Source: an optimization exercise on an open RTL-to-GDS flow (aim: small area, a short achievable clock period and few clock cycles). Production flows keep margins and buffers that such runs may drop. In this exercise RTL edits were held to simulation tests only and were not proved equivalent to the original. Power figures rest on the tool's default switching activity, not on a simulated workload.

[config.mk]
export PLATFORM = sky130hd
export DESIGN_NAME = MAC
export DESIGN_NICKNAME = MAC
export VERILOG_FILES = /design/flow/design.v
export SDC_FILE = /design/flow/constraint.sdc
export NUM_CORES = 4
export LEC_CHECK = 0
export CAP_MARGIN = 20
export CORE_MARGIN = 2
export CORE_UTILIZATION = 40
export SLEW_MARGIN = 20
[constraint.sdc]
create_clock -name core_clock -period 10.0 [get_ports {clk}]
set_input_delay 2.0000 -clock core_clock [delete_from_list [all_inputs] [get_ports {clk}]]
set_output_delay 2.0000 -clock core_clock [all_outputs]
set_load 0.01 [all_outputs]
[design.v]
module FA (a, b, ci, s, co);
input a;
input b;
input ci;
output s;
output co;
	wire abxor;
	xor xorab (abxor, a, b);
	xor xors (s, abxor, ci);
	wire i0, i1;
	and andi0 (i0, ci, abxor);
	and andi1 (i1, a, b);
	or orco (co, i0, i1);
endmodule 
module Adder_8bit (A, B, sum, co);
input [7:0] A;
input [7:0] B;
output [7:0] sum;
output co;
	wire [6:0] carry;
	FA fa0 (.a(A[0]), .b(B[0]), .ci(1'b0), .s(sum[0]), .co(carry[0]));
	FA fa1 (.a(A[1]), .b(B[1]), .ci(carry[0]), .s(sum[1]), .co(carry[1]));
	FA fa2 (.a(A[2]), .b(B[2]), .ci(carry[1]), .s(sum[2]), .co(carry[2]));
	FA fa3 (.a(A[3]), .b(B[3]), .ci(carry[2]), .s(sum[3]), .co(carry[3]));
	FA fa4 (.a(A[4]), .b(B[4]), .ci(carry[3]), .s(sum[4]), .co(carry[4]));
	FA fa5 (.a(A[5]), .b(B[5]), .ci(carry[4]), .s(sum[5]), .co(carry[5]));
	FA fa6 (.a(A[6]), .b(B[6]), .ci(carry[5]), .s(sum[6]), .co(carry[6]));
	FA fa7 (.a(A[7]), .b(B[7]), .ci(carry[6]), .s(sum[7]), .co(co));
endmodule
module Adder_10bit (A, B, sum, co);
input [9:0] A;
input [9:0] B;
output [9:0] sum;
output co;
	wire [8:0] carry;
	FA fa0 (.a(A[0]), .b(B[0]), .ci(1'b0), .s(sum[0]), .co(carry[0]));
	FA fa1 (.a(A[1]), .b(B[1]), .ci(carry[0]), .s(sum[1]), .co(carry[1]));
	FA fa2 (.a(A[2]), .b(B[2]), .ci(carry[1]), .s(sum[2]), .co(carry[2]));
	FA fa3 (.a(A[3]), .b(B[3]), .ci(carry[2]), .s(sum[3]), .co(carry[3]));
	FA fa4 (.a(A[4]), .b(B[4]), .ci(carry[3]), .s(sum[4]), .co(carry[4]));
	FA fa5 (.a(A[5]), .b(B[5]), .ci(carry[4]), .s(sum[5]), .co(carry[5]));
	FA fa6 (.a(A[6]), .b(B[6]), .ci(carry[5]), .s(sum[6]), .co(carry[6]));
	FA fa7 (.a(A[7]), .b(B[7]), .ci(carry[6]), .s(sum[7]), .co(carry[7]));
	FA fa8 (.a(A[8]), .b(B[8]), .ci(carry[7]), .s(sum[8]), .co(carry[8]));
	FA fa9 (.a(A[9]), .b(B[9]), .ci(carry[8]), .s(sum[9]), .co(co));
endmodule 
module AdderAndSubtractor_8bit (A, B, res, co, addBarSub);
input [7:0] A;
input [7:0] B;
input addBarSub;
output [7:0] res;
output co;
	wire [7:0] Binput;
	xor xorBinput0 (Binput[0], B[0], addBarSub);
	xor xorBinput1 (Binput[1], B[1], addBarSub);
	xor xorBinput2 (Binput[2], B[2], addBarSub);
	xor xorBinput3 (Binput[3], B[3], addBarSub);
	xor xorBinput4 (Binput[4], B[4], addBarSub);
	xor xorBinput5 (Binput[5], B[5], addBarSub);
	xor xorBinput6 (Binput[6], B[6], addBarSub);
	xor xorBinput7 (Binput[7], B[7], addBarSub);
	wire [6:0] carry;
	FA fa0 (.a(A[0]), .b(Binput[0]), .ci(addBarSub), .s(res[0]), .co(carry[0]));
	FA fa1 (.a(A[1]), .b(Binput[1]), .ci(carry[0]), .s(res[1]), .co(carry[1]));
	FA fa2 (.a(A[2]), .b(Binput[2]), .ci(carry[1]), .s(res[2]), .co(carry[2]));
	FA fa3 (.a(A[3]), .b(Binput[3]), .ci(carry[2]), .s(res[3]), .co(carry[3]));
	FA fa4 (.a(A[4]), .b(Binput[4]), .ci(carry[3]), .s(res[4]), .co(carry[4]));
	FA fa5 (.a(A[5]), .b(Binput[5]), .ci(carry[4]), .s(res[5]), .co(carry[5]));
	FA fa6 (.a(A[6]), .b(Binput[6]), .ci(carry[5]), .s(res[6]), .co(carry[6]));
	FA fa7 (.a(A[7]), .b(Binput[7]), .ci(carry[6]), .s(res[7]), .co(co));
endmodule 
module ComplexAdder_10bit (A, B, sum, coReal, coImag);
input [19:0] A;
input [19:0] B;
output [19:0] sum;
output coReal;
output coImag;
	Adder_10bit adderReal (
			.A(A[19:10]),
			.B(B[19:10]),
			.sum(sum[19:10]),
			.co(coReal)
			);
	Adder_10bit adderImag (
			.A(A[9:0]),
			.B(B[9:0]),
			.sum(sum[9:0]),
			.co(coImag)
			);
endmodule 
module ComplexSignExtend (inp, out);
input [15:0] inp;
output [19:0] out;
	assign out[19:10] = {inp[15], inp[15], inp[15:8]};
	assign out[9:0] = {inp[7], inp[7], inp[7:0]};
endmodule
module Mux2x1_2bit (inp0, inp1, out, sel);
input [1:0] inp0;
input [1:0] inp1;
input sel;
output [1:0] out;
	wire selNot;
	not selNotGate (selNot, sel);
	wire i0, i1;
	and andi0 (i0, inp0[0], selNot);
	and andi1 (i1, inp1[0], sel);
	or orOut0 (out[0], i0, i1);
	wire j0, j1;
	and andj0 (j0, inp0[1], selNot);
	and andj1 (j1, inp1[1], sel);
	or orOut1 (out[1], j0, j1);
endmodule
module Mux2x1_4bit (inp0, inp1, out, sel);
input [3:0] inp0;
input [3:0] inp1;
input sel;
output [3:0] out;
	wire selNot;
	not selNotGate (selNot, sel);
	wire [1:0] i;
	and andi0 (i[0], inp0[0], selNot);
	and andi1 (i[1], inp1[0], sel);
	or orOut0 (out[0], i[0], i[1]);
	wire [1:0] j;
	and andj0 (j[0], inp0[1], selNot);
	and andj1 (j[1], inp1[1], sel);
	or orOut1 (out[1], j[0], j[1]);
	wire [1:0] k;
	and andk0 (k[0], inp0[2], selNot);
	and andk1 (k[1], inp1[2], sel);
	or orOut2 (out[2], k[0], k[1]);
	wire [1:0] l;
	and andl0 (l[0], inp0[3], selNot);
	and andl1 (l[1], inp1[3], sel);
	or orOut3 (out[3], l[0], l[1]);
endmodule
module Mux2x1_8bit (inp0, inp1, out, sel);
input [7:0] inp0;
input [7:0] inp1;
input sel;
output [7:0] out;
	wire selNot;
	not selNotGate (selNot, sel);
	wire [1:0] i;
	and andi0 (i[0], inp0[0], selNot);
	and andi1 (i[1], inp1[0], sel);
	or orOut0 (out[0], i[0], i[1]);
	wire [1:0] j;
	and andj0 (j[0], inp0[1], selNot);
	and andj1 (j[1], inp1[1], sel);
	or orOut1 (out[1], j[0], j[1]);
	wire [1:0] k;
	and andk0 (k[0], inp0[2], selNot);
	and andk1 (k[1], inp1[2], sel);
	or orOut2 (out[2], k[0], k[1]);
	wire [1:0] l;
	and andl0 (l[0], inp0[3], selNot);
	and andl1 (l[1], inp1[3], sel);
	or orOut3 (out[3], l[0], l[1]);
	wire [1:0] m;
	and andm0 (m[0], inp0[4], selNot);
	and andm1 (m[1], inp1[4], sel);
	or orOut4 (out[4], m[0], m[1]);
	wire [1:0] n;
	and andn0 (n[0], inp0[5], selNot);
	and andn1 (n[1], inp1[5], sel);
	or orOut5 (out[5], n[0], n[1]);
	wire [1:0] o;
	and ando0 (o[0], inp0[6], selNot);
	and ando1 (o[1], inp1[6], sel);
	or orOut6 (out[6], o[0], o[1]);
	wire [1:0] p;
	and andp0 (p[0], inp0[7], selNot);
	and andp1 (p[1], inp1[7], sel);
	or orOut7 (out[7], p[0], p[1]);
endmodule 
module Mux4x1_8bit (inp0, inp1, inp2, inp3, out, sel);
input [7:0] inp0;
input [7:0] inp1;
input [7:0] inp2;
input [7:0] inp3;
input [1:0] sel;
output [7:0] out;
	wire [1:0] selNot;
	not selNot0Gate (selNot[0], sel[0]);
	not selNot1Gate (selNot[1], sel[1]);
	wire [3:0] i;
	and andi0 (i[0], inp0[0], selNot[1], selNot[0]);
	and andi1 (i[1], inp1[0], selNot[1], sel[0]);
	and andi2 (i[2], inp2[0], sel[1], selNot[0]);
	and andi3 (i[3], inp3[0], sel[1], sel[0]);
	or orOut0 (out[0], i[0], i[1], i[2], i[3]);
	wire [3:0] j;
	and andj0 (j[0], inp0[1], selNot[1], selNot[0]);
	and andj1 (j[1], inp1[1], selNot[1], sel[0]);
	and andj2 (j[2], inp2[1], sel[1], selNot[0]);
	and andj3 (j[3], inp3[1], sel[1], sel[0]);
	or orOut1 (out[1], j[0], j[1], j[2], j[3]);
	wire [3:0] k;
	and andk0 (k[0], inp0[2], selNot[1], selNot[0]);
	and andk1 (k[1], inp1[2], selNot[1], sel[0]);
	and andk2 (k[2], inp2[2], sel[1], selNot[0]);
	and andk3 (k[3], inp3[2], sel[1], sel[0]);
	or orOut2 (out[2], k[0], k[1], k[2], k[3]);
	wire [3:0] l;
	and andl0 (l[0], inp0[3], selNot[1], selNot[0]);
	and andl1 (l[1], inp1[3], selNot[1], sel[0]);
	and andl2 (l[2], inp2[3], sel[1], selNot[0]);
	and andl3 (l[3], inp3[3], sel[1], sel[0]);
	or orOut3 (out[3], l[0], l[1], l[2], l[3]);
	wire [3:0] m;
	and andm0 (m[0], inp0[4], selNot[1], selNot[0]);
	and andm1 (m[1], inp1[4], selNot[1], sel[0]);
	and andm2 (m[2], inp2[4], sel[1], selNot[0]);
	and andm3 (m[3], inp3[4], sel[1], sel[0]);
	or orOut4 (out[4], m[0], m[1], m[2], m[3]);
	wire [3:0] n;
	and andn0 (n[0], inp0[5], selNot[1], selNot[0]);
	and andn1 (n[1], inp1[5], selNot[1], sel[0]);
	and andn2 (n[2], inp2[5], sel[1], selNot[0]);
	and andn3 (n[3], inp3[5], sel[1], sel[0]);
	or orOut5 (out[5], n[0], n[1], n[2], n[3]);
	wire [3:0] o;
	and ando0 (o[0], inp0[6], selNot[1], selNot[0]);
	and ando1 (o[1], inp1[6], selNot[1], sel[0]);
	and ando2 (o[2], inp2[6], sel[1], selNot[0]);
	and ando3 (o[3], inp3[6], sel[1], sel[0]);
	or orOut6 (out[6], o[0], o[1], o[2], o[3]);
	wire [3:0] p;
	and andp0 (p[0], inp0[7], selNot[1], selNot[0]);
	and andp1 (p[1], inp1[7], selNot[1], sel[0]);
	and andp2 (p[2], inp2[7], sel[1], selNot[0]);
	and andp3 (p[3], inp3[7], sel[1], sel[0]);
	or orOut7 (out[7], p[0], p[1], p[2], p[3]);
endmodule 
module Register #(parameter WIDTH = 32) (clk, rst, d, en, q);
input clk;
input rst;
input [WIDTH-1:0] d;
input en;
output reg [WIDTH-1:0] q;
	always @(posedge clk or posedge rst) begin
		if (rst)
			q <= {WIDTH{1'b0}};
		else if(en)
			q <= d;
	end
endmodule
module RegWithInit_8bit (clk, rst, d, en, init, q);
input clk;
input rst;
input [7:0] d;
input en;
input init;
output [7:0] q;
	wire initNot;
	not notInit (initNot, init);
	wire [7:0] regInput;
	and and0 (regInput[0], d[0], initNot);
	and and1 (regInput[1], d[1], initNot);
	and and2 (regInput[2], d[2], initNot);
	and and3 (regInput[3], d[3], initNot);
	and and4 (regInput[4], d[4], initNot);
	and and5 (regInput[5], d[5], initNot);
	and and6 (regInput[6], d[6], initNot);
	and and7 (regInput[7], d[7], initNot);
	wire regEn;
	or orRegEn (regEn, en, init);
	Register #(.WIDTH(8)) reg8 (
			.clk(clk),
			.rst(rst),
			.d(regInput),
			.en(regEn),
			.q(q)
			);
endmodule  
module RegWithInit_20bit (clk, rst, d, en, init, q);
input clk;
input rst;
input [19:0] d;
input en;
input init;
output [19:0] q;
	wire initNot;
	not notInit (initNot, init);
	wire [19:0] regInput;
	and and0 (regInput[0], d[0], initNot);
	and and1 (regInput[1], d[1], initNot);
	and and2 (regInput[2], d[2], initNot);
	and and3 (regInput[3], d[3], initNot);
	and and4 (regInput[4], d[4], initNot);
	and and5 (regInput[5], d[5], initNot);
	and and6 (regInput[6], d[6], initNot);
	and and7 (regInput[7], d[7], initNot);
	and and8 (regInput[8], d[8], initNot);
	and and9 (regInput[9], d[9], initNot);
	and and10 (regInput[10], d[10], initNot);
	and and11 (regInput[11], d[11], initNot);
	and and12 (regInput[12], d[12], initNot);
	and and13 (regInput[13], d[13], initNot);
	and and14 (regInput[14], d[14], initNot);
	and and15 (regInput[15], d[15], initNot);
	and and16 (regInput[16], d[16], initNot);
	and and17 (regInput[17], d[17], initNot);
	and and18 (regInput[18], d[18], initNot);
	and and19 (regInput[19], d[19], initNot);
	wire regEn;
	or orRegEn (regEn, en, init);
	Register #(.WIDTH(20)) reg20 (
			.clk(clk),
			.rst(rst),
			.d(regInput),
			.en(regEn),
			.q(q)
			);
endmodule  
module Multiplier2x2 (a, b, c);
input [1:0] a;
input [1:0] b;
output [3:0] c;
	wire [1:0] aNot, bNot;
	not nota0 (aNot[0], a[0]);
	not nota1 (aNot[1], a[1]);
	not notb0 (bNot[0], b[0]);
	not notb1 (bNot[1], b[1]);
	and andc3 (c[3], a[1], a[0], b[1], b[0]);
	wire i0, i1;
	and andi0 (i0, a[1], aNot[0], b[1]);
	and andi1 (i1, a[1], b[1], bNot[0]);
	or orc2 (c[2], i0, i1);
	wire j0, j1, j2, j3;
	and andj0 (j0, a[1], bNot[1], b[0]);
	and andj1 (j1, a[1], aNot[0], b[0]);
	and andj2 (j2, aNot[1], a[0], b[1]);
	and andj3 (j3, a[0], b[1], bNot[0]);
	or orc1 (c[1], j0, j1, j2, j3);
	and andc0 (c[0], a[0], b[0]);
endmodule 
module Multiplier4x4_Datapath (clk, rst, A, B, selA, selB, ldA, ldB, shiftSel, ldRes, init0Res, res);
input clk;
input rst;
input [3:0] A;
input [3:0] B;
input selA;
input selB;
input ldA;
input ldB;
input [1:0] shiftSel;
input ldRes;
input init0Res;
output [7:0] res;
	wire [3:0] Astored, Bstored;
	Register #(.WIDTH(4)) regA (
			.clk(clk),
			.rst(rst),			
			.d(A),
			.q(Astored),
			.en(ldA)
			);
	Register #(.WIDTH(4)) regB (
			.clk(clk),
			.rst(rst),			
			.d(B),
			.q(Bstored),
			.en(ldB)
			);
	wire [1:0] selectedA, selectedB;
	Mux2x1_2bit muxA (
			.inp0(Astored[3:2]),
			.inp1(Astored[1:0]),
			.sel(selA),
			.out(selectedA)
			);
	Mux2x1_2bit muxB (
			.inp0(Bstored[3:2]),
			.inp1(Bstored[1:0]),
			.sel(selB),
			.out(selectedB)
			);
	wire [3:0] mult2x2Res;
	Multiplier2x2 mult2x2 (
			.a(selectedA),
			.b(selectedB),
			.c(mult2x2Res)
			);
	wire [7:0] shiftedMultRes;
	Mux4x1_8bit toAdderMux (
			.inp0({mult2x2Res, 4'b0}),
			.inp1({2'b0, mult2x2Res, 2'b0}),
			.inp2({4'b0, mult2x2Res}),
			.inp3(),
			.sel(shiftSel),
			.out(shiftedMultRes)
			);
	wire [7:0] adderResult;
	Adder_8bit adder (
			.A(shiftedMultRes),
			.B(res),
			.sum(adderResult),
			.co()
			);
	RegWithInit_8bit resReg (
			.clk(clk),
			.rst(rst),
			.d(adderResult),
			.en(ldRes),
			.init(init0Res),
			.q(res)
			);
endmodule 
module Multiplier4x4_Controller (clk, rst, start, ready, ldA, ldB, init0Res, selA, selB, shiftSel, ldRes);
input clk;
input rst;
input start;
output ready;
output ldA;
output ldB;
output init0Res;
output selA; 
output selB; 
output[1:0] shiftSel;
output ldRes;
	wire [2:0] D, V;
	wire [2:0] Vnot;
	wire startNot;
	not notV0 (Vnot[0], V[0]);
	not notV1 (Vnot[1], V[1]);
	not notV2 (Vnot[2], V[2]);
	not notStart (startNot, start);
	wire [1:0] i;
	and andD2i0 (i[0], V[2], Vnot[1]);
	and andD2i1 (i[1], V[1], V[0]);
	or orD2 (D[2], i[1], i[0]);
	wire [2:0] j;
	and andD1j0 (j[0], Vnot[2], V[1], Vnot[0]);
	and andD1j1 (j[1], start, V[2], V[0]);
	and andD1j2 (j[2], startNot, Vnot[1], V[0]);
	or orD1 (D[1], j[2], j[1], j[0]);
	wire [2:0] k;
	and andD0k0 (k[0], V[2], Vnot[1], Vnot[0]);
	and andD0k1 (k[1], start, Vnot[2], Vnot[1]);
	and andD0k2 (k[2], Vnot[2], V[1], Vnot[0]);
	or orD0 (D[0], k[2], k[1], k[0]);
	Register #(.WIDTH(1)) regV2 (
			.clk(clk),
			.rst(rst),
			.d(D[2]),
			.en(1'b1),
			.q(V[2])
			);
	Register #(.WIDTH(1)) regV1 (
			.clk(clk),
			.rst(rst),
			.d(D[1]),
			.en(1'b1),
			.q(V[1])
			);
	Register #(.WIDTH(1)) regV0 (
			.clk(clk),
			.rst(rst),
			.d(D[0]),
			.en(1'b1),
			.q(V[0])
			);
	and andReady (ready, Vnot[2], Vnot[1], Vnot[0]);
	and andLdA (ldA, Vnot[2], V[1], Vnot[0]);
	assign ldB = ldA;
	assign init0Res = ldA;
	xor xorSelA (selA, V[1], V[0]);
	and andSelB (selB, V[2], Vnot[0]);
	wire m;
	and andM0 (m, V[1], V[0]);
	or orLdRes (ldRes, V[2], m);
	and andShiftSel0 (shiftSel[0], V[2], Vnot[1]);
	and andShiftSel1 (shiftSel[1], V[1], Vnot[0]);
endmodule 
module Multiplier4x4 (clk, rst, A, B, start, res, ready);
input clk;
input rst;
input [3:0] A;
input [3:0] B;
input start;
output [7:0] res;
output ready;
	wire selA, selB, ldA, ldB, ldRes, init0Res;
	wire [1:0] shiftSel;
	Multiplier4x4_Datapath datapath (
			.clk(clk), 
			.rst(rst), 
			.A(A), 
			.B(B), 
			.selA(selA), 
			.selB(selB), 
			.ldA(ldA), 
			.ldB(ldB), 
			.shiftSel(shiftSel), 
			.ldRes(ldRes), 
			.init0Res(init0Res), 
			.res(res)
			);
	Multiplier4x4_Controller controller (
			.clk(clk), 
			.rst(rst), 
			.start(start), 
			.ready(ready), 
			.ldA(ldA), 
			.ldB(ldB), 
			.init0Res(init0Res), 
			.selA(selA), 
			.selB(selB), 
			.shiftSel(shiftSel), 
			.ldRes(ldRes)
			);
endmodule
module ComplexMultiplier_Datapath (clk, rst, X, Y, ldX, ldY, selX, selY, startMul, 
				addBarSub, ldRR, ldIR, initRR, initIR, selA, mulReady, res);
input clk;
input rst;
input [7:0] X;
input [7:0] Y;
input ldX;
input ldY;
input selX; 
input selY; 
input startMul; 
input addBarSub;
input ldRR;
input ldIR;
input initRR; 
input initIR; 
input selA; 
output mulReady;
output [15:0] res;
	wire [7:0] Xstored, Ystored;
	Register #(.WIDTH(8)) regX (
			.clk(clk),
			.rst(rst),
			.d(X),
			.en(ldX),
			.q(Xstored)
			);
	Register #(.WIDTH(8)) regY (
			.clk(clk),
			.rst(rst),
			.d(Y),
			.en(ldY),
			.q(Ystored)
			);
	wire [3:0] selectedX, selectedY;
	Mux2x1_4bit muxSelX (
			.inp0(Xstored[7:4]),
			.inp1(Xstored[3:0]),
			.sel(selX),
			.out(selectedX)
			);
	Mux2x1_4bit muxSelY (
			.inp0(Ystored[7:4]),
			.inp1(Ystored[3:0]),
			.sel(selY),
			.out(selectedY)
			);
	wire [7:0] multResult;
	Multiplier4x4 mult4x4 (
			.clk(clk),
			.rst(rst),
			.A(selectedX),
			.B(selectedY),
			.start(startMul),
			.res(multResult),
			.ready(mulReady)
			);
	wire [7:0] selectedA, adderResult;
	AdderAndSubtractor_8bit addnsub (
			.A(selectedA), 
			.B(multResult), 
			.res(adderResult), 
			.co(), 
			.addBarSub(addBarSub)
			);
	RegWithInit_8bit RealResReg (
			.clk(clk),
			.rst(rst),
			.d(adderResult),
			.en(ldRR),
			.init(initRR),
			.q(res[15:8])
			);
	RegWithInit_8bit ImagResReg (
			.clk(clk),
			.rst(rst),
			.d(adderResult),
			.en(ldIR),
			.init(initIR),
			.q(res[7:0])
			);
	Mux2x1_8bit muxSelA (
			.inp0(res[15:8]),
			.inp1(res[7:0]),
			.sel(selA),
			.out(selectedA)
			);
endmodule 
module ComplexMultiplier_Controller (clk, rst, start, mulReady, ldX, ldY, initRR,
			 initIR, startMul, selX, selY, addBarSub, selA, ldRR, ldIR, ready);
input clk;
input rst;
input start;
input mulReady;
output ldX;
output ldY;
output initRR;
output initIR;
output startMul;
output selX;
output selY;
output addBarSub;
output selA;
output ldRR;
output ldIR;
output ready;
	wire [3:0] D, V;
	wire [3:0] Vnot;
	wire startNot, mulReadyNot;
	not notV0 (Vnot[0], V[0]);
	not notV1 (Vnot[1], V[1]);
	not notV2 (Vnot[2], V[2]);
	not notV3 (Vnot[3], V[3]);
	not notStart (startNot, start);
	not notMulReady (mulReadyNot, mulReady);
	wire [2:0] i;
	and andi0 (i[0], V[3], Vnot[2]);
	and andi1 (i[1], V[3], Vnot[1]);
	and andi2 (i[2], mulReady, V[2], V[1], V[0]);
	or orD3 (D[3], i[2], i[1], i[0]);
	wire [3:0] j;
	and andj0 (j[0], mulReadyNot, V[1], V[0]);
	and andj1 (j[1], V[2], Vnot[1]);
	and andj2 (j[2], Vnot[3], V[2], Vnot[0]);
	and andj3 (j[3], V[3], V[1], V[0]);
	or orD2 (D[2], j[3], j[2], j[1], j[0]);
	wire [8:0] m;
	and andm0 (m[0], Vnot[2], V[1], Vnot[0]);
	and andm1 (m[1], Vnot[3], V[1], Vnot[0]);
	and andm2 (m[2], mulReadyNot, V[3], Vnot[2], Vnot[1], V[0]);
	and andm3 (m[3], mulReady, Vnot[3], Vnot[2], V[1]);
	and andm4 (m[4], startNot, Vnot[3], Vnot[1], V[0]);
	and andm5 (m[5], mulReadyNot, Vnot[3], V[2], V[0]);
	and andm6 (m[6], mulReady, V[2], Vnot[1], V[0]);
	or orm7 (m[7], m[0], m[1], m[2], m[3]);
	or orm8 (m[8], m[4], m[5], m[6]);
	or orD1 (D[1], m[8], m[7]);
	wire [11:0] n;
	and andn0 (n[0], mulReady, Vnot[3], Vnot[2], V[1]);
	and andn1 (n[1], mulReady, Vnot[3], V[2], Vnot[1], Vnot[0]);
	and andn2 (n[2], mulReady, V[3], Vnot[2], Vnot[1]);
	and andn3 (n[3], start, Vnot[3], Vnot[2], Vnot[1]);
	and andn4 (n[4], mulReadyNot, Vnot[3], V[1], Vnot[0]);
	and andn5 (n[5], mulReadyNot, Vnot[3], V[2], V[1]);
	and andn6 (n[6], mulReadyNot, V[3], Vnot[1], Vnot[0]);
	and andn7 (n[7], mulReadyNot, V[3], V[2], Vnot[1]);
	and andn8 (n[8], mulReady, Vnot[2], V[1], Vnot[0]);
	or orn9 (n[9], n[0], n[1], n[2], n[3]);
	or orn10 (n[10], n[4], n[5], n[6]);
	or orn11 (n[11], n[7], n[8]);
	or orD0 (D[0], n[11], n[10], n[9]);
	Register #(.WIDTH(1)) regV3 (
			.clk(clk),
			.rst(rst),
			.d(D[3]),
			.en(1'b1),
			.q(V[3])
			);
	Register #(.WIDTH(1)) regV2 (
			.clk(clk),
			.rst(rst),
			.d(D[2]),
			.en(1'b1),
			.q(V[2])
			);
	Register #(.WIDTH(1)) regV1 (
			.clk(clk),
			.rst(rst),
			.d(D[1]),
			.en(1'b1),
			.q(V[1])
			);
	Register #(.WIDTH(1)) regV0 (
			.clk(clk),
			.rst(rst),
			.d(D[0]),
			.en(1'b1),
			.q(V[0])
			);
	and andready (ready, Vnot[3], Vnot[2], Vnot[1], Vnot[0]);
	and andldX (ldX, Vnot[3], Vnot[2], V[1], Vnot[0]);
	assign ldY = ldX;
	assign initRR = ldX;
	assign initIR = ldX;
	wire [3:0] o;
	and ando0 (o[0], Vnot[3], Vnot[2], V[0]);
	and ando1 (o[1], Vnot[3], V[2], Vnot[0]);
	and ando2 (o[2], Vnot[2], Vnot[1], V[0]);
	and ando3 (o[3], V[2], Vnot[1], Vnot[0]);
	or orStartMul (startMul, o[3], o[2], o[1], o[0]);
	wire [1:0] p;
	and andp0 (p[0], Vnot[3], V[2], V[1]);
	and andp1 (p[1], V[3], V[2], Vnot[1]);
	or orSelX (selX, p[1], p[0]);
	wire [1:0] q;
	and andq0 (q[0], Vnot[3], V[2], V[1]);
	and andq1 (q[1], V[3], Vnot[2]);
	or orSelY (selY, q[1], q[0]);
	and andAddBarSub (addBarSub, V[3], Vnot[2], Vnot[1], Vnot[0]);
	wire [1:0] r;
	and andr0 (r[0], Vnot[3], V[2], Vnot[1], V[0]);
	and andr1 (r[1], V[3], Vnot[2], Vnot[1], Vnot[0]);
	or orldRR (ldRR, r[1], r[0]);
	wire [1:0] s;
	and ands0 (s[0], V[3], Vnot[2], V[1], V[0]);
	and ands1 (s[1], V[3], V[2], V[1], Vnot[0]);
	or orldIR (ldIR, s[1], s[0]);
	wire [1:0] t;
	and andt0 (t[0], Vnot[2], V[0]);
	and andt1 (t[1], V[1], Vnot[0]);
	or orselA (selA, t[1], t[0]);
endmodule 
module ComplexMultiplier (clk, rst, X, Y, start, res, ready);
input clk;
input rst;
input [7:0] X;
input [7:0] Y;
input start;
output [15:0] res;
output ready;
	wire ldX, ldY, initRR, initIR, startMul;
	wire selX, selY, addBarSub, selA, ldRR, ldIR;
	wire mulReady;
	ComplexMultiplier_Datapath datapath (
			.clk(clk), 
			.rst(rst), 
			.X(X), 
			.Y(Y), 
			.ldX(ldX), 
			.ldY(ldY), 
			.selX(selX), 
			.selY(selY), 
			.startMul(startMul), 
			.addBarSub(addBarSub), 
			.ldRR(ldRR), 
			.ldIR(ldIR), 
			.initRR(initRR), 
			.initIR(initIR), 
			.selA(selA), 
			.mulReady(mulReady), 
			.res(res)
			);
	ComplexMultiplier_Controller controller (
			.clk(clk), 
			.rst(rst), 
			.start(start), 
			.mulReady(mulReady), 
			.ldX(ldX), 
			.ldY(ldY), 
			.initRR(initRR),
			.initIR(initIR), 
			.startMul(startMul), 
			.selX(selX), 
			.selY(selY), 
			.addBarSub(addBarSub), 
			.selA(selA), 
			.ldRR(ldRR), 
			.ldIR(ldIR),
			.ready(ready)
			);
endmodule
module MAC_Datapath (clk, rst, X0, X1, X2, X3, Y0, Y1, Y2, Y3, ldArgs, seli, CMStart, init0Acc, ldAcc, res, CMReady);
input clk;
input rst;
input [7:0] X0;
input [7:0] X1;
input [7:0] X2;
input [7:0] X3;
input [7:0] Y0;
input [7:0] Y1;
input [7:0] Y2;
input [7:0] Y3;
input ldArgs;
input [1:0]seli;
input CMStart;
input init0Acc;
input ldAcc;
output [19:0] res;
output CMReady;
	wire [7:0] X0stored, X1stored, X2stored, X3stored;
	wire [7:0] Y0stored, Y1stored, Y2stored, Y3stored;
	Register #(.WIDTH(8)) regX0 (
			.clk(clk),
			.rst(rst),
			.d(X0),
			.en(ldArgs),
			.q(X0stored)
			);
	Register #(.WIDTH(8)) regX1 (
			.clk(clk),
			.rst(rst),
			.d(X1),
			.en(ldArgs),
			.q(X1stored)
			);
	Register #(.WIDTH(8)) regX2 (
			.clk(clk),
			.rst(rst),
			.d(X2),
			.en(ldArgs),
			.q(X2stored)
			);
	Register #(.WIDTH(8)) regX3 (
			.clk(clk),
			.rst(rst),
			.d(X3),
			.en(ldArgs),
			.q(X3stored)
			);
	Register #(.WIDTH(8)) regY0 (
			.clk(clk),
			.rst(rst),
			.d(Y0),
			.en(ldArgs),
			.q(Y0stored)
			);
	Register #(.WIDTH(8)) regY1 (
			.clk(clk),
			.rst(rst),
			.d(Y1),
			.en(ldArgs),
			.q(Y1stored)
			);
	Register #(.WIDTH(8)) regY2 (
			.clk(clk),
			.rst(rst),
			.d(Y2),
			.en(ldArgs),
			.q(Y2stored)
			);
	Register #(.WIDTH(8)) regY3 (
			.clk(clk),
			.rst(rst),
			.d(Y3),
			.en(ldArgs),
			.q(Y3stored)
			);
	wire [7:0] selectedX, selectedY;
	Mux4x1_8bit muxSelX (
			.inp0(X0stored),
			.inp1(X1stored),
			.inp2(X2stored),
			.inp3(X3stored),
			.sel(seli),
			.out(selectedX)
			);
	Mux4x1_8bit muxSelY (
			.inp0(Y0stored),
			.inp1(Y1stored),
			.inp2(Y2stored),
			.inp3(Y3stored),
			.sel(seli),
			.out(selectedY	)
			);
	wire [15:0] multResult;
	ComplexMultiplier complexmult (
			.clk(clk), 
			.rst(rst), 
			.X(selectedX), 
			.Y(selectedY), 
			.start(CMStart), 
			.res(multResult), 
			.ready(CMReady)
			);
	wire [19:0] multResultSE;
	ComplexSignExtend signext (
			.inp(multResult),
			.out(multResultSE)
			);
	wire [19:0] adderResult;
	ComplexAdder_10bit complexadder (	
			.A(res), 
			.B(multResultSE), 
			.sum(adderResult), 
			.coReal(), 
			.coImag()
			);
	RegWithInit_20bit accReg (
			.clk(clk),
			.rst(rst),
			 .d(adderResult), 
			.en(ldAcc), 
			.init(init0Acc), 
			.q(res)
			);
endmodule 
module MAC_Controller (clk, rst, start, CMReady, ldArgs, seli, CMStart, init0Acc, ldAcc, ready);
input clk;
input rst;
input start;
input CMReady;
output ldArgs;
output [1:0] seli;
output CMStart;
output init0Acc;
output ldAcc;
output ready;
	wire [3:0] D, V;
	wire [3:0] Vnot;
	wire startNot, CMReadyNot;
	not notV0 (Vnot[0], V[0]);
	not notV1 (Vnot[1], V[1]);
	not notV2 (Vnot[2], V[2]);
	not notV3 (Vnot[3], V[3]);
	not notStart (startNot, start);
	not notCMReady (CMReadyNot, CMReady);
	wire [2:0] i;
	and andi0 (i[0], V[2], V[1], V[0]);
	and andi1 (i[1], V[3], Vnot[2]);
	and andi2 (i[2], V[3], Vnot[0]);
	or orD3 (D[3], i[2], i[1], i[0]);
	wire [3:0] j;
	and andj0 (j[0], Vnot[3], V[2], Vnot[1]);
	and andj1 (j[1], V[2], Vnot[0]);
	and andj2 (j[2], CMReadyNot, V[3], V[1], V[0]);
	and andj3 (j[3], CMReady, Vnot[3], Vnot[2], V[1], V[0]);
	or orD2 (D[2], j[3], j[2], j[1], j[0]);
	wire [4:0] m;
	and andm0 (m[0], CMReadyNot, Vnot[3], Vnot[1], V[0]);
	and andm1 (m[1], V[1], Vnot[0]);
	and andm2 (m[2], CMReadyNot, Vnot[3], Vnot[2], V[0]);
	and andm3 (m[3], Vnot[3], Vnot[2], Vnot[1], V[0]);
	and andm4 (m[4], CMReady, V[3], Vnot[2], V[0]);
	or orD1 (D[1], m[4], m[3], m[2], m[1], m[0]);
	wire [9:0] n;
	and andn0 (n[0], CMReadyNot, Vnot[3], Vnot[2], V[1]);
	and andn1 (n[1], Vnot[3], V[2], Vnot[1], Vnot[0]);
	and andn2 (n[2], CMReadyNot, V[3], Vnot[2], Vnot[1]);
	and andn3 (n[3], CMReady, Vnot[3], V[2], Vnot[1]);
	and andn4 (n[4], CMReady, V[2], Vnot[0]);
	and andn5 (n[5], CMReady, V[3], V[1]);
	and andn6 (n[6], start, Vnot[3], Vnot[1], Vnot[0]);
	and andn7 (n[7], CMReadyNot, Vnot[2], V[1], Vnot[0]);
	or orn8 (n[8], n[0], n[1], n[2], n[3]);
	or orn9 (n[9], n[4], n[5], n[6], n[7]);
	or orD0 (D[0], n[8], n[9]);
	Register #(.WIDTH(1)) regV3 (
			.clk(clk),
			.rst(rst),
			.d(D[3]),
			.en(1'b1),
			.q(V[3])
			);
	Register #(.WIDTH(1)) regV2 (
			.clk(clk),
			.rst(rst),
			.d(D[2]),
			.en(1'b1),
			.q(V[2])
			);
	Register #(.WIDTH(1)) regV1 (
			.clk(clk),
			.rst(rst),
			.d(D[1]),
			.en(1'b1),
			.q(V[1])
			);
	Register #(.WIDTH(1)) regV0 (
			.clk(clk),
			.rst(rst),
			.d(D[0]),
			.en(1'b1),
			.q(V[0])
			);
	and andready (ready, Vnot[3], Vnot[2], Vnot[1], Vnot[0]);
	and andInit0Acc(init0Acc, Vnot[3], Vnot[2], Vnot[1], V[0]);
	assign ldArgs = init0Acc;
	wire [3:0] o;
	and ando0 (o[0], Vnot[3], Vnot[2], V[1], Vnot[0]);
	and ando1 (o[1], Vnot[3], V[2], Vnot[1], V[0]);
	and ando2 (o[2], V[3], Vnot[2], Vnot[1], Vnot[0]);
	and ando3 (o[3], V[3], Vnot[2], V[1], V[0]);
	or orCMStart (CMStart, o[3], o[2], o[1], o[0]);
	wire [2:0] p;
	and andp0 (p[0], Vnot[3], V[2]);
	and andp1 (p[1], V[3], Vnot[2], V[1]);
	and andp2 (p[2], V[2], Vnot[1]);
	or orSeli0 (seli[0], p[2], p[1], p[0]);
	wire [1:0] q;
	and andq0 (q[0], V[3], Vnot[2]);
	and andq1 (q[1], Vnot[1], Vnot[0]);
	or orSeli1 (seli[1], q[1], q[0]);
	wire [3:0] r;
	and andr0 (r[0], Vnot[3], V[2], Vnot[1], Vnot[0]);
	and andr1 (r[1], Vnot[3], V[2], V[1], V[0]);
	and andr2 (r[2], V[3], Vnot[2], V[1], Vnot[0]);
	and andr3 (r[3], V[3], V[2], Vnot[1], V[0]);
	or orldAcc (ldAcc, r[3], r[2], r[1], r[0]);
endmodule 
module MAC (clk, rst, X0, X1, X2, X3, Y0, Y1, Y2, Y3, start, res, ready);
input clk;
input rst;
input [7:0] X0;
input [7:0] X1;
input [7:0] X2;
input [7:0] X3;
input [7:0] Y0;
input [7:0] Y1;
input [7:0] Y2;
input [7:0] Y3;
input start;
output [19:0] res;
output ready;
	wire ldArgs, CMStart, init0Acc, ldAcc, CMReady;
	wire [1:0] seli;
	MAC_Datapath datapath (
			.clk(clk), 
			.rst(rst), 
			.X0(X0), 
			.X1(X1), 
			.X2(X2), 
			.X3(X3), 
			.Y0(Y0), 
			.Y1(Y1), 
			.Y2(Y2), 
			.Y3(Y3), 
			.ldArgs(ldArgs), 
			.seli(seli), 
			.CMStart(CMStart), 
			.init0Acc(init0Acc), 
			.ldAcc(ldAcc), 
			.res(res), 
			.CMReady(CMReady)
			);
	MAC_Controller controller (
			.clk(clk), 
			.rst(rst), 
			.start(start), 
			.CMReady(CMReady), 
			.ldArgs(ldArgs), 
			.seli(seli), 
			.CMStart(CMStart), 
			.init0Acc(init0Acc), 
			.ldAcc(ldAcc), 
			.ready(ready)
			);
endmodule 
[run.sh]
#!/bin/bash
# synth_recipe.tcl (not shown) runs the flow's synth.tcl, then flattens the netlist and writes it again
# the make line also repeats each setting of config.mk as NAME=value (left out here)
make -C /OpenROAD-flow-scripts/flow DESIGN_CONFIG=/design/flow/config.mk WORK_HOME=/design/flow/orfs CLKGATE_MAP_FILE= SYNTH_SCRIPT=/design/flow/synth_recipe.tcl finish
### Gate families picked out

(3 px per um)
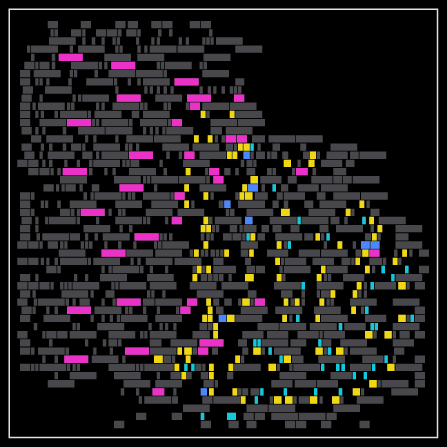
[multiplexers] magenta | cells: 34 | most used: mux4_2
[inverters] cyan | cells: 40 | most used: inv_1
[AND and OR gates] blue | cells: 8 | most used: and3b_1 | where: centre
[inverting AOI/OAI gates] yellow | cells: 95 | most used: o21ai_0

### Cell placement

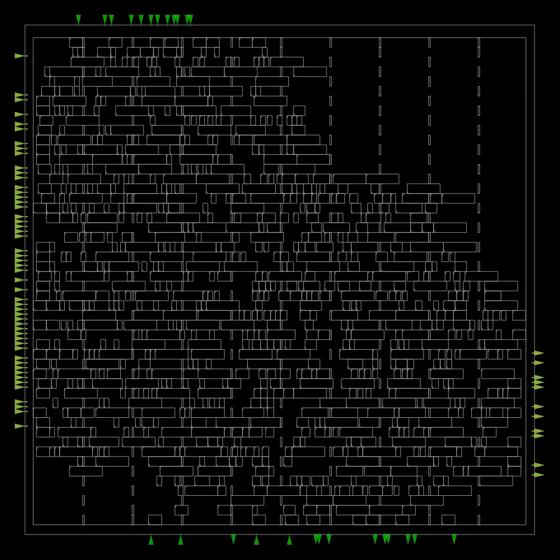
Final Util: 0.487
Core Region: 18700 um2
sequential fraction of total cell area: 0.393

### Power grid

(3 px per um) Pins as bars on the die edge.
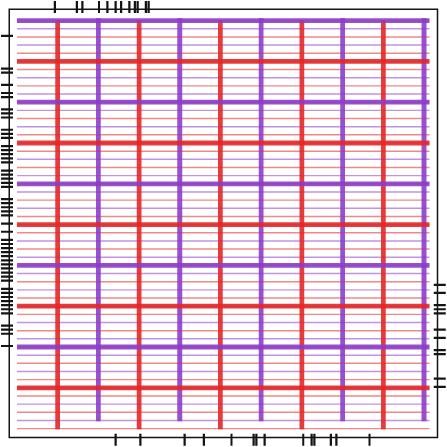
[VDD] purple
[VSS] red
met4 straps: 10
met1 rails: 51
signal pins: 88
met5 straps: 10
rows: 50
overall die width: 142 um
chip height: 142 um

### Signal wires by layer

(3 px per um)
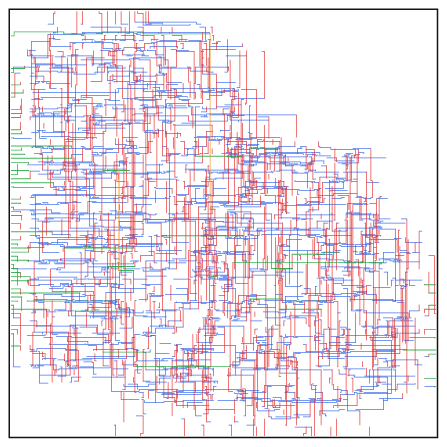
[met2] red | wire length: 7100 um
[met3] green | wire length: 724 um
[met1] blue | wire length: 7110 um
[met4] orange | wire length: 128 um

### Layout detail

Region (23, 94) to (48, 119) um. Cells in grey, sequential cells in the stronger grey; small squares are vias.
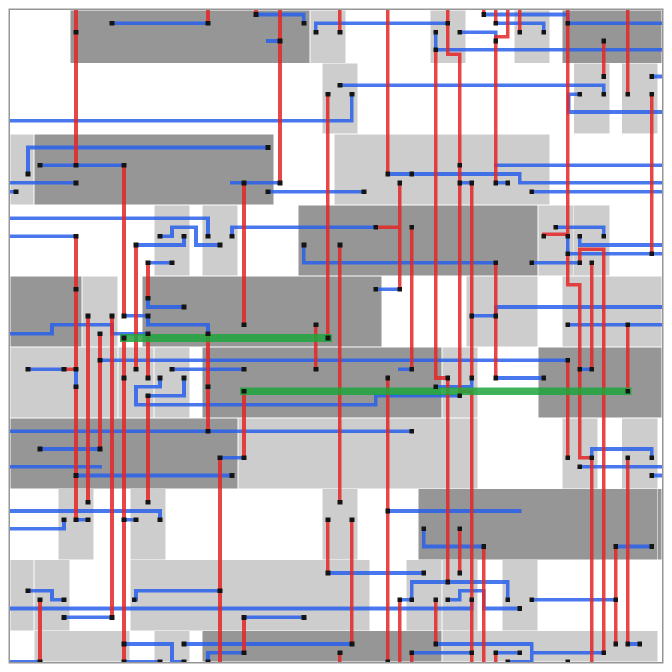
[met3] green
[met1] blue
[met2] red
most frequent: nand2_1 (24), dfrtp_1 (8)
cells with their middle in the window: 37
netlist names of flops here include: datapath.regX0.q (2), datapath.regX1.q (2)
sequential cells in the window: 8

[registers in the layout, summed over array words and instances, names as in the netlist, 4 cells and up, named ones only]
register                                                      count
datapath.complexmult.datapath.regX.q                              8
datapath.regX3.q                                                  8
datapath.complexmult.datapath.mult4x4.datapath.resReg.reg8.q      8
datapath.regX1.q                                                  8
datapath.regY3.q                                                  8
datapath.regX0.q                                                  8
datapath.regY1.q                                                  8
datapath.complexmult.datapath.mult4x4.datapath.regB.q             4
datapath.complexmult.datapath.regY.q                              8
datapath.regX2.q                                                  8
datapath.complexmult.datapath.RealResReg.reg8.q                   8
datapath.regY2.q                                                  8
datapath.complexmult.datapath.ImagResReg.reg8.q                   8
datapath.accReg.reg20.q                                          20
datapath.regY0.q                                                  8
datapath.complexmult.datapath.mult4x4.datapath.regA.q             4
[final cells by class]
type	instances	share of cell area
Clock inverter	15	0.0155
Tap cell	234	0.0321
Inverter	40	0.0170
Timing Repair Buffer	94	0.102
Multi-Input combinational cell	572	0.394
Sequential cell	143	0.393
Clock buffer	17	0.0467
==> impl_metrics.py <==
metrics = {
    "run_status": {
        "status": "no timing/DRC/antenna violations",
    },
    "grt": {
        "antenna_found_initial": 0,
        "met1_usage": 0.229,
        "grt_max_degree": 83,
        "busiest_layer": "met2",
        "grt_use_total": 0.163,
    },
    "detailed_routing": {
        "wl_um": 15100,
        "wl_per_cell_um": 13.5,
        "viasPerCell": 4.86,
        "wl_met2_um": 7100,
        "drtIter0Drc": 322,
        "wl_met1_um": 7110,
        "num_vias": 5418,
    },
    "hold_path": {
        "worstHoldStart": "datapath.regY0.q[1]",
        "hold_path_depth": 2,
    },
    "clock_tree": {
        "cts-hold-fix-buffers": 0,
        "clk_latency_ns": 0.43,
        "htree_num_levels": 4,
        "post_cts_buffers": 0,
        "numClockSinks": 143,
    },
    "place": {
        "port_buffers": 87,
        "dp_cells": 1082,
        "place_area_um2": 8530,
    },
    "final_layout": {
        "seqCellArea_um2": 3580,
        "diodes": 0,
        "final_common_cell": "nand2_1",
        "final_nets": 968,
        "fillers": 1795,
        "syn_to_final_growth_pct": 19.1,
    },
    "power": {
        "p_per_area_nw_per_um2": 354,
        "p_comb_mw": 1.51,
        "p_int_mw": 1.90,
        "ir_drop_uv": 166,
        "power_frac_comb": 0.470,
    },
    "worst_setup_path": {
        "criticalPathCategory": "reg2reg",
        "r2r-end": "datapath.accReg.reg20.q[9]",
        "crit_fanout": 7,
        "critPathRequiredTime_ns": 10.30,
        "crit_path_end": "datapath.accReg.reg20.q[9]",
        "cpMaxStageDelayCell": "fa_1",
        "start_kind": "register",
        "crit_cells": 14,
        "crit_family": "adder cells",
    },
    "yosys": {
        "synthArstFlopShare": 1.00,
        "synth-edff-count": 0,
        "synth_adder_area_share": 0.0828,
        "yosys-top-cells-area": "dfrtp_1 (47%), nand2_1 (15%), fa_1 (7.3%)",
        "synthMuxAreaShare": 0.0710,
        "synthSimpleGateAreaFrac": 0.205,
        "syn_inst": 818,
        "ys_ff_latch": 143,
        "synth_compound_area_frac": 0.0874,
        "ys_seq_area_frac": 0.468,
        "syn_nets": 918,
    },
    "timing": {
        "final.setup_skew_ns": 0.0101,
        "maxSlewViolCount": 0,
        "worst_slew_pin_slew_ns": 1.01,
        "holdWs_ns": 0.471,
        "relSlewSlack": 0.325,
        "post-route-period-util": 0.496,
    },
    "floorplan": {
        "rows": 50,
    },
}
Testbench counts, summed over its fixed seeds: cycles 62,208.

-- separate check: timing with driven ports --
How much do the figures lean on ideal ports? The routed layout below was timed once more, with nothing changed but the port constraints.
Step 1: set_driving_cell puts a clkbuf_16 on clk and a buf_2 on each other input, an assumption about the parent block.
Step 2 adds t to the input delays and takes it off the output delays; t is the mean of the earliest and latest rising clock arrival at the registers after step 1. Input paths then give back, and output paths get back, about the clock's delay inside the block.
Slacks: ideal ports / drivers / drivers and shift; pairs: ideal ports / drivers.
t (ns): 0.465
setup WS [ns]: 5.045 / 5.045 / 5.045
worst setup path at the end: register to register
worst register clock-pin slew, ns: 0.07 / 0.07
cell pins on the clock port's net: 1
After both steps setup and hold are still met in this run. For this run, drivers alone change the setup slack by 0.000 ns; drivers and shift together by 0.000 ns.
